Context: an optimization exercise on an open-source flow, tuned for small area, a short achievable clock period and few clock cycles per item. The choices shown serve that exercise and are no tape-out recipe.
No functional check of the RTL was part of this run.
No activity file was given, so power comes from the tool's default toggle rates.

Figure 1. Signal wires on met1 (run 1).
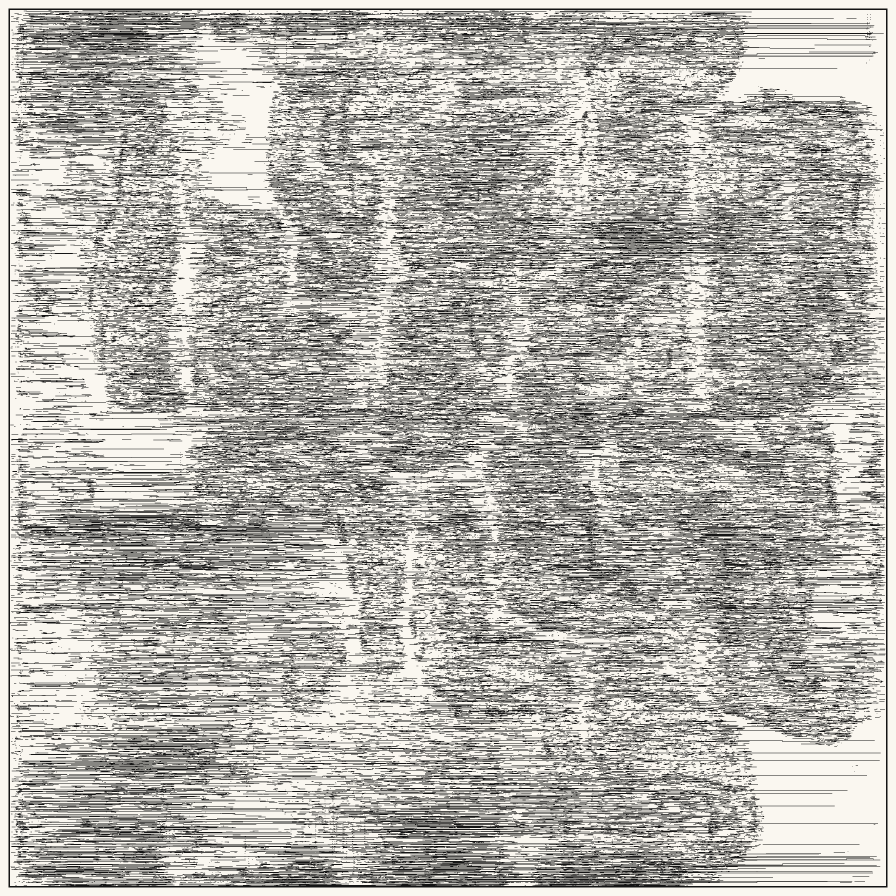
Figure 2. Met2 routing (run 1).
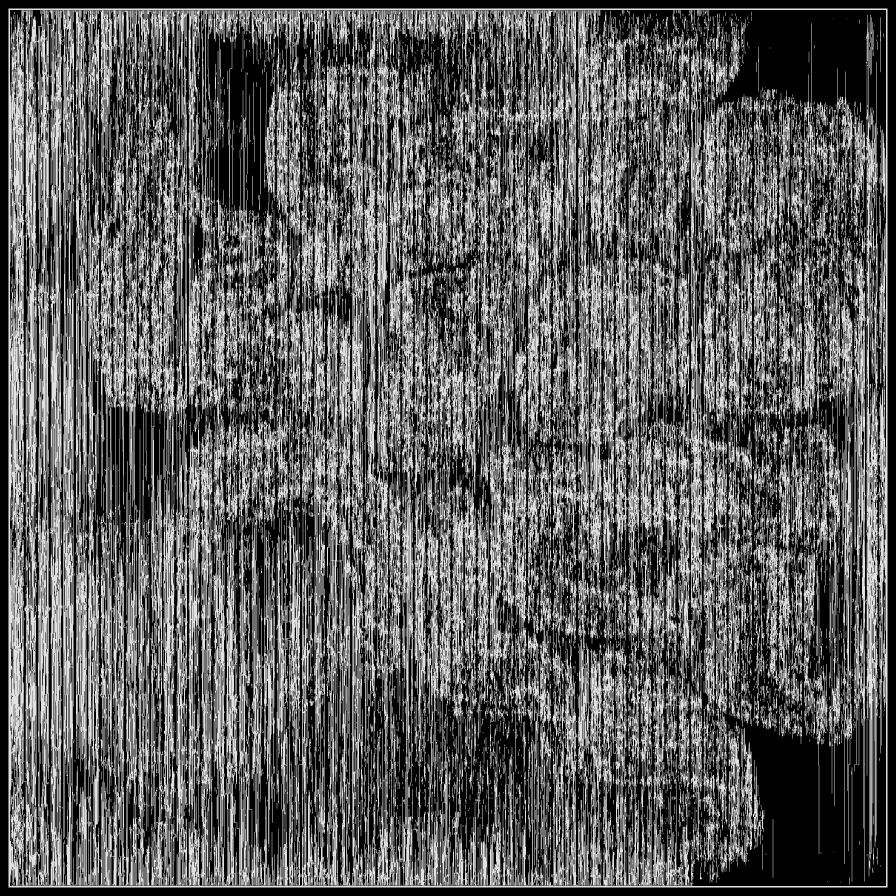
Figure 3. M3 wires (run 1).
Scale bar: 200 um.
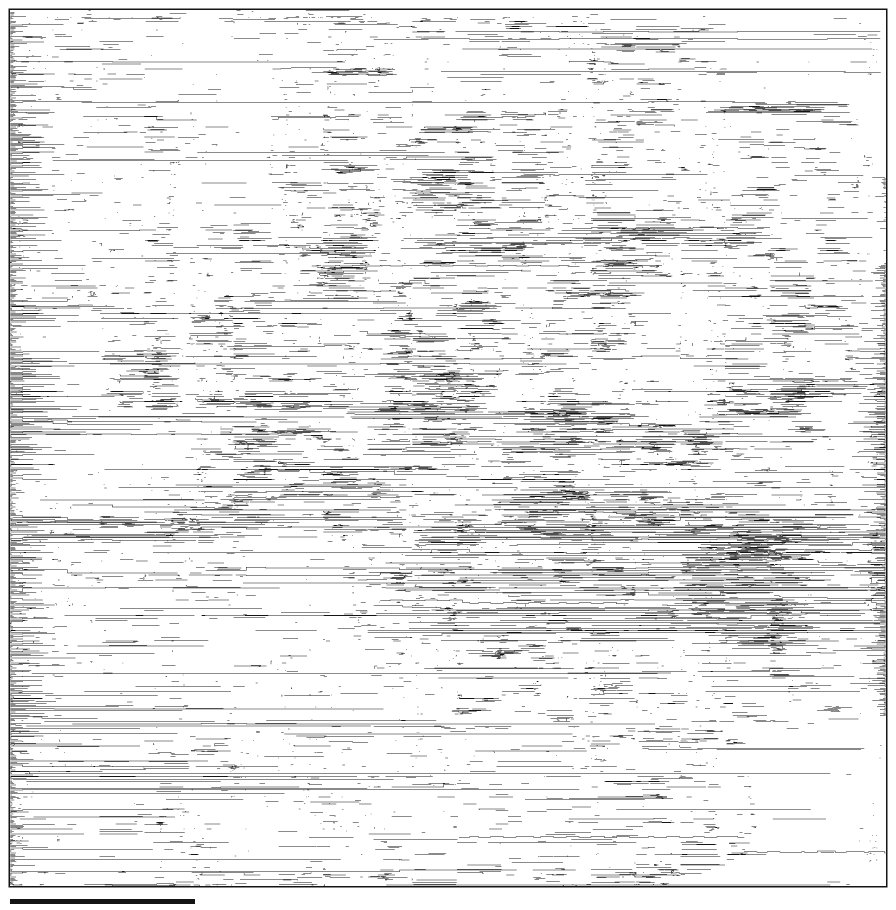
`flow/design.v`:
```
module OSTop (clk, rstnSys, startSys, MemOutputA0, MemOutputA1, MemOutputA2, MemOutputA3, MemOutputB0, MemOutputB1, MemOutputB2, MemOutputB3, OpC00, OpC01, OpC02, OpC03, OpC10, OpC11, OpC12, OpC13, OpC20, OpC21, OpC22, OpC23, OpC30, OpC31, OpC32, OpC33, BankAddr, start_check);
input clk, rstnSys, startSys;
input [255:0] MemOutputA0, MemOutputA1, MemOutputA2, MemOutputA3;
input [255:0] MemOutputB0, MemOutputB1, MemOutputB2, MemOutputB3;
output [31:0] OpC00, OpC01, OpC02, OpC03;
output [31:0] OpC10, OpC11, OpC12, OpC13;
output [31:0] OpC20, OpC21, OpC22, OpC23;
output [31:0] OpC30, OpC31, OpC32, OpC33;
output [9:0] BankAddr;
output start_check;
wire [15:0] rstnPsum;
wire rstnPipe, rstnAddr, addrInc;
wire [3:0] latCnt;
CTRL ctrl(  clk, rstnSys, startSys,
            rstnPsum,
            rstnPipe, rstnAddr, addrInc,
            latCnt, start_check
        );
DATA data(  clk,  rstnPipe, rstnAddr, addrInc,
            rstnPsum,
            latCnt,
            MemOutputA0, MemOutputA1, MemOutputA2, MemOutputA3,
            MemOutputB0, MemOutputB1, MemOutputB2, MemOutputB3,
            OpC00, OpC01, OpC02, OpC03, OpC10, OpC11, OpC12, OpC13,
            OpC20, OpC21, OpC22, OpC23, OpC30, OpC31, OpC32, OpC33,
            BankAddr
        );
endmodule
module CTRL (clk, rstnSys, startSys, rstnPsum, rstnPipe, rstnAddr, addrInc, latCnt, start_check);
    input clk, rstnSys, startSys;
    output reg [15:0] rstnPsum;
    output reg rstnPipe, rstnAddr, addrInc;
    output reg [3:0] latCnt;
    output reg start_check;
    localparam INIT = 2'd0;
    localparam CAL = 2'd1;
    localparam LOAD_NEXT = 2'd2;
    localparam LOAD_NEXT_IDLE = 2'd3;
    localparam SYSTOLIC_LATENCY = 4'd14;
    reg [1:0] currentState;
    reg [1:0] nextState;
    always @ (posedge clk) begin
        if (!rstnSys) currentState <= INIT;
        else currentState <= nextState;
    end
    always @ (*) begin
        case (currentState)
            INIT: begin
                if (startSys) nextState = CAL;
                else nextState = INIT;
            end
            CAL: begin
                if (latCnt == SYSTOLIC_LATENCY)
                     nextState = LOAD_NEXT;
                else nextState = CAL;
            end
            LOAD_NEXT: begin
                nextState = LOAD_NEXT_IDLE;
            end
            LOAD_NEXT_IDLE: begin
                nextState = CAL;
            end
            default: nextState = INIT;
        endcase
    end
always @ (*) begin
    rstnAddr = currentState == INIT ? 1'b0 : 1'b1;
    rstnPipe = currentState != CAL ? 1'b0 : 1'b1;
    addrInc = currentState == LOAD_NEXT ? 1'b1 : 1'b0;
    start_check = latCnt == SYSTOLIC_LATENCY ? 1'b1 : 1'b0;
end
always @ (posedge clk) begin
    if (!rstnSys) rstnPsum <= 16'h0000;
    else if (currentState == INIT && !startSys) rstnPsum <= rstnPsum;
    else if (currentState == LOAD_NEXT) rstnPsum <= rstnPsum;
    else if (currentState == CAL) begin
        case (latCnt)
            SYSTOLIC_LATENCY - 6: rstnPsum <= 16'hfffe;
            SYSTOLIC_LATENCY - 5: rstnPsum <= 16'hffec;
            SYSTOLIC_LATENCY - 4: rstnPsum <= 16'hfec8;
            SYSTOLIC_LATENCY - 3: rstnPsum <= 16'hec80;
            SYSTOLIC_LATENCY - 2: rstnPsum <= 16'hc800;
            SYSTOLIC_LATENCY - 1: rstnPsum <= 16'h8000;
            SYSTOLIC_LATENCY - 0: rstnPsum <= 16'h0000;
            default: rstnPsum <= 16'hffff;
        endcase
    end
    else rstnPsum <= 16'hffff;
end
always @ (posedge clk) begin
    if (!rstnSys) latCnt <= 4'd0;
    else if (currentState == CAL) latCnt <= latCnt + 4'd1;
    else latCnt <= 4'd0;
end
endmodule
module DATA (clk, rstnPipe, rstnAddr, addrInc, rstnPsum, latCnt, MemOutputA0, MemOutputA1, MemOutputA2, MemOutputA3, MemOutputB0, MemOutputB1, MemOutputB2, MemOutputB3, OpC00, OpC01, OpC02, OpC03, OpC10, OpC11, OpC12, OpC13, OpC20, OpC21, OpC22, OpC23, OpC30, OpC31, OpC32, OpC33, BankAddr);
input clk, rstnPipe, rstnAddr, addrInc;
input [15:0] rstnPsum;
input [3:0] latCnt;
input [255:0] MemOutputA0, MemOutputA1, MemOutputA2, MemOutputA3;
input [255:0] MemOutputB0, MemOutputB1, MemOutputB2, MemOutputB3;
output [31:0] OpC00, OpC01, OpC02, OpC03;
output [31:0] OpC10, OpC11, OpC12, OpC13;
output [31:0] OpC20, OpC21, OpC22, OpC23;
output [31:0] OpC30, OpC31, OpC32, OpC33;
output reg [9:0] BankAddr;
always @(posedge clk) begin
	if (!rstnAddr) BankAddr <= 10'b0;
	else if (addrInc) BankAddr <= BankAddr + 10'b1;
	else BankAddr <= BankAddr;
end
reg [31:0] ipA0, ipA1, ipA2, ipA3;
reg [31:0] ipB0, ipB1, ipB2, ipB3;
always @(*) begin
	case (latCnt)
		4'd0: 
	begin                              
		ipA0 = MemOutputA0[31:0]; 
		ipA1 = MemOutputA1[31:0]; 
		ipA2 = MemOutputA2[31:0]; 
		ipA3 = MemOutputA3[31:0]; 
		ipB0 = MemOutputB0[31:0]; 
		ipB1 = MemOutputB1[31:0]; 
		ipB2 = MemOutputB2[31:0]; 
		ipB3 = MemOutputB3[31:0]; 
	end
		4'd1: 
	begin                              
		ipA0 = MemOutputA0[63:32]; 
		ipA1 = MemOutputA1[63:32]; 
		ipA2 = MemOutputA2[63:32]; 
		ipA3 = MemOutputA3[63:32]; 
		ipB0 = MemOutputB0[63:32]; 
		ipB1 = MemOutputB1[63:32]; 
		ipB2 = MemOutputB2[63:32]; 
		ipB3 = MemOutputB3[63:32]; 
	end
		4'd2: 
	begin                              
		ipA0 = MemOutputA0[95:64]; 
		ipA1 = MemOutputA1[95:64]; 
		ipA2 = MemOutputA2[95:64]; 
		ipA3 = MemOutputA3[95:64]; 
		ipB0 = MemOutputB0[95:64]; 
		ipB1 = MemOutputB1[95:64]; 
		ipB2 = MemOutputB2[95:64]; 
		ipB3 = MemOutputB3[95:64]; 
	end
		4'd3: 
	begin                              
		ipA0 = MemOutputA0[127:96]; 
		ipA1 = MemOutputA1[127:96]; 
		ipA2 = MemOutputA2[127:96]; 
		ipA3 = MemOutputA3[127:96]; 
		ipB0 = MemOutputB0[127:96]; 
		ipB1 = MemOutputB1[127:96]; 
		ipB2 = MemOutputB2[127:96]; 
		ipB3 = MemOutputB3[127:96]; 
	end
		4'd4: 
	begin                              
		ipA0 = MemOutputA0[159:128]; 
		ipA1 = MemOutputA1[159:128]; 
		ipA2 = MemOutputA2[159:128]; 
		ipA3 = MemOutputA3[159:128]; 
		ipB0 = MemOutputB0[159:128]; 
		ipB1 = MemOutputB1[159:128]; 
		ipB2 = MemOutputB2[159:128]; 
		ipB3 = MemOutputB3[159:128]; 
	end
		4'd5: 
	begin                              
		ipA0 = MemOutputA0[191:160]; 
		ipA1 = MemOutputA1[191:160]; 
		ipA2 = MemOutputA2[191:160]; 
		ipA3 = MemOutputA3[191:160]; 
		ipB0 = MemOutputB0[191:160]; 
		ipB1 = MemOutputB1[191:160]; 
		ipB2 = MemOutputB2[191:160]; 
		ipB3 = MemOutputB3[191:160]; 
	end
		4'd6: 
	begin                              
		ipA0 = MemOutputA0[223:192]; 
		ipA1 = MemOutputA1[223:192]; 
		ipA2 = MemOutputA2[223:192]; 
		ipA3 = MemOutputA3[223:192]; 
		ipB0 = MemOutputB0[223:192]; 
		ipB1 = MemOutputB1[223:192]; 
		ipB2 = MemOutputB2[223:192]; 
		ipB3 = MemOutputB3[223:192]; 
	end
		4'd7: 
	begin                              
		ipA0 = MemOutputA0[255:224]; 
		ipA1 = MemOutputA1[255:224]; 
		ipA2 = MemOutputA2[255:224]; 
		ipA3 = MemOutputA3[255:224]; 
		ipB0 = MemOutputB0[255:224]; 
		ipB1 = MemOutputB1[255:224]; 
		ipB2 = MemOutputB2[255:224]; 
		ipB3 = MemOutputB3[255:224]; 
	end
		default: begin
			ipA0 = 32'b0;
			ipA1 = 32'b0;
			ipA2 = 32'b0;
			ipA3 = 32'b0;
			ipB0 = 32'b0;
			ipB1 = 32'b0;
			ipB2 = 32'b0;
			ipB3 = 32'b0;
		end
	endcase
end
wire [31:0] opC00_out, opC01_out, opC02_out, opC03_out,
			opC10_out, opC11_out, opC12_out, opC13_out,
			opC20_out, opC21_out, opC22_out, opC23_out,
			opC30_out, opC31_out, opC32_out, opC33_out;
OSPEArray ospe_array (	clk, rstnPipe, rstnPsum,
						ipA0, ipA1, ipA2, ipA3,
						ipB0, ipB1, ipB2, ipB3,
						opC00_out, opC01_out, opC02_out, opC03_out,
						opC10_out, opC11_out, opC12_out, opC13_out,
						opC20_out, opC21_out, opC22_out, opC23_out,
						opC30_out, opC31_out, opC32_out, OpC33
					);
reg [31:0] opC00_d6, opC00_d5, opC00_d4, opC00_d3, opC00_d2, opC00_d1;
reg [31:0] opC01_d5, opC01_d4, opC01_d3, opC01_d2, opC01_d1;
reg [31:0] opC10_d5, opC10_d4, opC10_d3, opC10_d2, opC10_d1;
reg [31:0] opC02_d4, opC02_d3, opC02_d2, opC02_d1;
reg [31:0] opC11_d4, opC11_d3, opC11_d2, opC11_d1;
reg [31:0] opC20_d4, opC20_d3, opC20_d2, opC20_d1;
reg [31:0] opC03_d3, opC03_d2, opC03_d1;
reg [31:0] opC12_d3, opC12_d2, opC12_d1;
reg [31:0] opC21_d3, opC21_d2, opC21_d1;
reg [31:0] opC30_d3, opC30_d2, opC30_d1;
reg [31:0] opC13_d2, opC13_d1;
reg [31:0] opC22_d2, opC22_d1;
reg [31:0] opC31_d2, opC31_d1;
reg [31:0] opC23_d1;
reg [31:0] opC32_d1;
assign OpC00 = opC00_d1;
assign OpC01 = opC01_d1;
assign OpC02 = opC02_d1;
assign OpC03 = opC03_d1;
assign OpC10 = opC10_d1;
assign OpC11 = opC11_d1;
assign OpC12 = opC12_d1;
assign OpC13 = opC13_d1;
assign OpC20 = opC20_d1;
assign OpC21 = opC21_d1;
assign OpC22 = opC22_d1;
assign OpC23 = opC23_d1;
assign OpC30 = opC30_d1;
assign OpC31 = opC31_d1;
assign OpC32 = opC32_d1;
always @ (posedge clk) begin
	if (rstnPipe) begin
		opC00_d6 <= opC00_out;
		opC00_d5 <= opC00_d6;
		opC00_d4 <= opC00_d5;
		opC00_d3 <= opC00_d4;
		opC00_d2 <= opC00_d3;
		opC00_d1 <= opC00_d2;
		opC01_d5 <= opC01_out;
		opC01_d4 <= opC01_d5;
		opC01_d3 <= opC01_d4;
		opC01_d2 <= opC01_d3;
		opC01_d1 <= opC01_d2;
		opC10_d5 <= opC10_out;
		opC10_d4 <= opC10_d5;
		opC10_d3 <= opC10_d4;
		opC10_d2 <= opC10_d3;
		opC10_d1 <= opC10_d2;
		opC02_d4 <= opC02_out;
		opC02_d3 <= opC02_d4;
		opC02_d2 <= opC02_d3;
		opC02_d1 <= opC02_d2;
		opC11_d4 <= opC11_out;
		opC11_d3 <= opC11_d4;
		opC11_d2 <= opC11_d3;
		opC11_d1 <= opC11_d2;
		opC20_d4 <= opC20_out;
		opC20_d3 <= opC20_d4;
		opC20_d2 <= opC20_d3;
		opC20_d1 <= opC20_d2;
		opC03_d3 <= opC03_out;
		opC03_d2 <= opC03_d3;
		opC03_d1 <= opC03_d2;
		opC12_d3 <= opC12_out;
		opC12_d2 <= opC12_d3;
		opC12_d1 <= opC12_d2;
		opC21_d3 <= opC21_out;
		opC21_d2 <= opC21_d3;
		opC21_d1 <= opC21_d2;
		opC30_d3 <= opC30_out;
		opC30_d2 <= opC30_d3;
		opC30_d1 <= opC30_d2;
		opC13_d2 <= opC13_out;
		opC13_d1 <= opC13_d2;
		opC22_d2 <= opC22_out;
		opC22_d1 <= opC22_d2;
		opC31_d2 <= opC31_out;
		opC31_d1 <= opC31_d2;
		opC23_d1 <= opC23_out;
		opC32_d1 <= opC32_out;
	end
	else begin
		opC00_d5 <= 32'b0;
		opC00_d4 <= 32'b0;
		opC00_d3 <= 32'b0;
		opC00_d2 <= 32'b0;
		opC00_d1 <= 32'b0;
		opC01_d5 <= 32'b0;
		opC01_d4 <= 32'b0;
		opC01_d3 <= 32'b0;
		opC01_d2 <= 32'b0;
		opC01_d1 <= 32'b0;
		opC10_d5 <= 32'b0;
		opC10_d4 <= 32'b0;
		opC10_d3 <= 32'b0;
		opC10_d2 <= 32'b0;
		opC10_d1 <= 32'b0;
		opC02_d4 <= 32'b0;
		opC02_d3 <= 32'b0;
		opC02_d2 <= 32'b0;
		opC02_d1 <= 32'b0;
		opC11_d4 <= 32'b0;
		opC11_d3 <= 32'b0;
		opC11_d2 <= 32'b0;
		opC11_d1 <= 32'b0;
		opC20_d4 <= 32'b0;
		opC20_d3 <= 32'b0;
		opC20_d2 <= 32'b0;
		opC20_d1 <= 32'b0;
		opC03_d3 <= 32'b0;
		opC03_d2 <= 32'b0;
		opC03_d1 <= 32'b0;
		opC12_d3 <= 32'b0;
		opC12_d2 <= 32'b0;
		opC12_d1 <= 32'b0;
		opC21_d3 <= 32'b0;
		opC21_d2 <= 32'b0;
		opC21_d1 <= 32'b0;
		opC30_d3 <= 32'b0;
		opC30_d2 <= 32'b0;
		opC30_d1 <= 32'b0;
		opC13_d2 <= 32'b0;
		opC13_d1 <= 32'b0;
		opC22_d2 <= 32'b0;
		opC22_d1 <= 32'b0;
		opC31_d2 <= 32'b0;
		opC31_d1 <= 32'b0;
		opC23_d1 <= 32'b0;
		opC32_d1 <= 32'b0;
	end
end
endmodule
module OSPEArray (clk, rstnPipe, rstnPsum, ipA0, ipA1, ipA2, ipA3, ipB0, ipB1, ipB2, ipB3, opC00, opC01, opC02, opC03, opC10, opC11, opC12, opC13, opC20, opC21, opC22, opC23, opC30, opC31, opC32, opC33);
input clk, rstnPipe;
input [15:0] rstnPsum;
input [31:0] ipA0, ipA1, ipA2, ipA3, ipB0, ipB1, ipB2, ipB3;
output [31:0] 	opC00, opC01, opC02, opC03, opC10, opC11, opC12, opC13,
				opC20, opC21, opC22, opC23, opC30, opC31, opC32, opC33;
reg [31:0] ipA1_d1, ipB1_d1;
reg [31:0] ipA2_d1, ipA2_d2, ipB2_d1, ipB2_d2;
reg [31:0] ipA3_d1, ipA3_d2, ipA3_d3, ipB3_d1, ipB3_d2, ipB3_d3;
always @(posedge clk) begin
	if (!rstnPipe) begin
		ipA1_d1 <= 32'b0;
		ipB1_d1 <= 32'b0;
		ipA2_d1 <= 32'b0;
		ipA2_d2 <= 32'b0;
		ipB2_d1 <= 32'b0;
		ipB2_d2 <= 32'b0;
		ipA3_d1 <= 32'b0;
		ipA3_d2 <= 32'b0;
		ipA3_d3 <= 32'b0;
		ipB3_d1 <= 32'b0;
		ipB3_d2 <= 32'b0;
		ipB3_d3 <= 32'b0;
	end else begin
		ipA1_d1 <= ipA1;
		ipA2_d1 <= ipA2;
		ipA3_d1 <= ipA3;
		ipB1_d1 <= ipB1;
		ipB2_d1 <= ipB2;
		ipB3_d1 <= ipB3;
		ipA2_d2 <= ipA2_d1;
		ipA3_d2 <= ipA3_d1;
		ipB2_d2 <= ipB2_d1;
		ipB3_d2 <= ipB3_d1;
		ipA3_d3 <= ipA3_d2;
		ipB3_d3 <= ipB3_d2;
	end
end
wire [31:0] opA00, opA01, opA02, opA03, opA10, opA11, opA12, opA13, opA20, opA21, opA22, opA23, opA30, opA31, opA32, opA33;
wire [31:0] opB00, opB01, opB02, opB03, opB10, opB11, opB12, opB13, opB20, opB21, opB22, opB23, opB30, opB31, opB32, opB33;
OSPE ospe00 (clk, rstnPipe, rstnPsum[00], ipA0, ipB0, opA00, opB00, opC00);
OSPE ospe01 (clk, rstnPipe, rstnPsum[01], opA00, ipB1_d1, opA01, opB01, opC01);
OSPE ospe02 (clk, rstnPipe, rstnPsum[02], opA01, ipB2_d2, opA02, opB02, opC02);
OSPE ospe03 (clk, rstnPipe, rstnPsum[03], opA02, ipB3_d3, opA03, opB03, opC03);
OSPE ospe10 (clk, rstnPipe, rstnPsum[04], ipA1_d1, opB00, opA10, opB10, opC10);
OSPE ospe11 (clk, rstnPipe, rstnPsum[05], opA10, opB01, opA11, opB11, opC11);
OSPE ospe12 (clk, rstnPipe, rstnPsum[06], opA11, opB02, opA12, opB12, opC12);
OSPE ospe13 (clk, rstnPipe, rstnPsum[07], opA12, opB03, opA13, opB13, opC13);
OSPE ospe20 (clk, rstnPipe, rstnPsum[08], ipA2_d2, opB10, opA20, opB20, opC20);
OSPE ospe21 (clk, rstnPipe, rstnPsum[09], opA20, opB11, opA21, opB21, opC21);
OSPE ospe22 (clk, rstnPipe, rstnPsum[10], opA21, opB12, opA22, opB22, opC22);
OSPE ospe23 (clk, rstnPipe, rstnPsum[11], opA22, opB13, opA23, opB23, opC23);
OSPE ospe30 (clk, rstnPipe, rstnPsum[12], ipA3_d3, opB20, opA30, opB30, opC30);
OSPE ospe31 (clk, rstnPipe, rstnPsum[13], opA30, opB21, opA31, opB31, opC31);
OSPE ospe32 (clk, rstnPipe, rstnPsum[14], opA31, opB22, opA32, opB32, opC32);
OSPE ospe33 (clk, rstnPipe, rstnPsum[15], opA32, opB23, opA33, opB33, opC33);
endmodule
module OSPE (clk, rstnPipe, rstnPsum, ipA, ipB, opA, opB, opC);
input clk, rstnPipe, rstnPsum;
input [31:0] ipA, ipB;
output reg [31:0] opA, opB, opC;
wire [31:0] opC_wire = ipA * ipB + opC;
always @(posedge clk) begin
	if (!rstnPipe) begin
	opA <= 32'b0;
	opB <= 32'b0;
	end
else begin
	opA <= ipA;
	opB <= ipB;
	end
end
always @(posedge clk) begin
	if (!rstnPsum) opC <= 32'b0;
	else  opC <= opC_wire;
end
endmodule
```
`flow/config.mk`:
```
export PLATFORM = sky130hd
export DESIGN_NAME = OSTop
export DESIGN_NICKNAME = OSTop
export VERILOG_FILES = /design/flow/design.v
export SDC_FILE = /design/flow/constraint.sdc
export NUM_CORES = 8
export LEC_CHECK = 0
export CAP_MARGIN = 20
export CORE_MARGIN = 2
export CORE_UTILIZATION = 40
export SLEW_MARGIN = 20
```
`flow/constraint.sdc`:
```
create_clock -name core_clock -period 11.0 [get_ports {clk}]
set_input_delay 2.2000 -clock core_clock [delete_from_list [all_inputs] [get_ports {clk}]]
set_output_delay 2.2000 -clock core_clock [all_outputs]
set_load 0.01 [all_outputs]
```
`flow/run.sh`:
```
#!/bin/bash
# synth_recipe.tcl (not shown) runs the flow's synth.tcl, then flattens the netlist and writes it again
# the make line also repeats each setting of config.mk as NAME=value (left out here)
make -C /OpenROAD-flow-scripts/flow DESIGN_CONFIG=/design/flow/config.mk WORK_HOME=/design/flow/orfs CLKGATE_MAP_FILE= SYNTH_SCRIPT=/design/flow/synth_recipe.tcl finish
```
==> flow_summary.json <==
{
  "num_io_pins": 2574,
  "p_per_area_nw_per_um2": 145.1,
  "slowest_stage": "nor3_1",
  "r2r_cells": 37,
  "synth_ff_type": "dfxtp_1",
  "grt_max_degree": 238,
  "place_ws_ns": -0.4744,
  "nets": 51130,
  "clock-sinks": 3223,
  "crit_type": "input pin to register",
  "grt_use_total": 0.3609,
  "fp-row-count": 346,
  "hold_path.class": "register to register",
  "holdPathEnd": "data.opC13_d1[14]$_SDFF_PP0_",
  "setup-tns-final_ns": 0,
  "arrival_ns": 11.39,
  "layout-area-overhead-vs-synth_pct": 16.62,
  "status": "complete, no violations",
  "place_inst": 51520,
  "ir_worst_vdd_uv": 1315,
  "cts_tree": "built",
  "slew_viol_final": 0,
  "ys_seq_area_frac": 0.1824,
  "first_iter_violations": 21680,
  "fillers": 85650,
  "die_x_um": 946.8,
  "final_cells": 53880,
  "gr-total-overflow": 0,
  "drt-wirelength-per-cell_um": 30.17,
  "clk_pin_slew_ns": 0.08
}
-- Figure 1 (at the start) --
The longest straight run is 546 um. The wires run mostly horizontal.

-- Figure 2 (at the start) --
44218 nets have wire on it. The layer carries 741 mm of wire.

-- Figure 3 (at the start) --
The wires run mostly horizontal. The layer carries 152 mm of wire.
via count: 276300
WL final: 1626 mm
GRT met3 Usage: 0.1077

-- run 1: metal layers --
layer / up-vias / share of wire / track usage
li1: 117600 / - / -
met2: 12700 / 0.46 / 0.5703
met1: 142400 / 0.36 / 0.4100
met4: 226 / 0.095 / 0.2817
met3: 3306 / 0.093 / 0.1077
met5: - / 0.00092 / 0
-- run 1: layout make-up --
cell class	instances	area, sq um	share of cell area
diodes	1644	4114	0.009923
clock buffers	502	10810	0.02607
clock inverters	210	2952	0.007119
inverters	7787	29240	0.07051
multi-input cells	25100	253600	0.6116
flip-flops and latches	3223	64980	0.1567
well taps	11830	14800	0.03571
repair buffers	3588	34120	0.08230
-- run 1: cells in the mapped netlist, types with 33 or more instances --
master | count | area share
a21o_1 | 220 | 0.0046
a21oi_1 | 371 | 0.0052
a221oi_1 | 209 | 0.0051
a22o_1 | 224 | 0.0055
a22oi_1 | 507 | 0.011
a31oi_1 | 226 | 0.0040
and2_1 | 4112 | 0.072
buf_1 | 70 | 0.00074
buf_2 | 33 | 0.00046
clkbuf_1 | 2048 | 0.022
dfxtp_1 | 3191 | 0.18
fa_1 | 7008 | 0.39
ha_1 | 1989 | 0.070
inv_1 | 7785 | 0.082
nand2_1 | 6749 | 0.071
nand2b_1 | 138 | 0.0024
nand3_1 | 110 | 0.0015
nor2_1 | 813 | 0.0086
nor2b_1 | 51 | 0.00090
nor3_1 | 68 | 0.00096
o21a_1 | 76 | 0.0016
o21ai_0 | 218 | 0.0031
o21bai_1 | 73 | 0.0015
or2_2 | 55 | 0.00097
xnor2_1 | 1052 | 0.026
xor2_1 | 322 | 0.0079
-- run 1: power groups by stage --
stage               clock, uW  sequential, uW  combinational, uW
detailed placement          0           13000              33300
global placement            0           13000              34000
finish                  14000           12800              33300
CTS                     14300           12800              33500
global route            14700           12800              37200
floorplan                   0           12500              20700
-- run 1: critical path, delay by kind of cell --
family          cells  cell delay, ns
compound gates      8            2.04
xor+xnor            1            0.16
fa+ha+maj           9            4.40
buf+inv            12            1.62
simple gates        5            0.96
-- run 1: logic make-up after synthesis --
group,count (synthesis),share of synthesized area
simple gates,12270,0.1625
buf+inv,9985,0.1063
fa+ha+maj,8997,0.4646
flops,3223,0.1824
compound gates,2411,0.04889
xor+xnor,1378,0.03407
mux,42,0.001249

port drivers added, routing unchanged:
The flow's constraints put no driver on any port. The routed layout listed below was extracted and timed again, unchanged, in two steps. Step 1, drivers: a clkbuf_16 drives clk and a buf_2 each remaining input, both assumed. Step 2 moves the port delays by t, midway between the first and last clock arrival at a register: inputs arrive t later, outputs are due t later. That takes back most of the time a late clock gives input paths. a / b / c = ideal / step 1 / step 2; a / b = the first two.
t (ns): 1.252
setup WS [ns]: 0.578 / 0.712 / -0.540
worst setup path at the end: input to register
worst data-port slew with drivers (ns): 1.20
With both steps, setup timing fails in this run, where it was met with ideal ports. For this run, drivers alone change the setup slack by +0.134 ns; drivers and shift together by -1.118 ns.
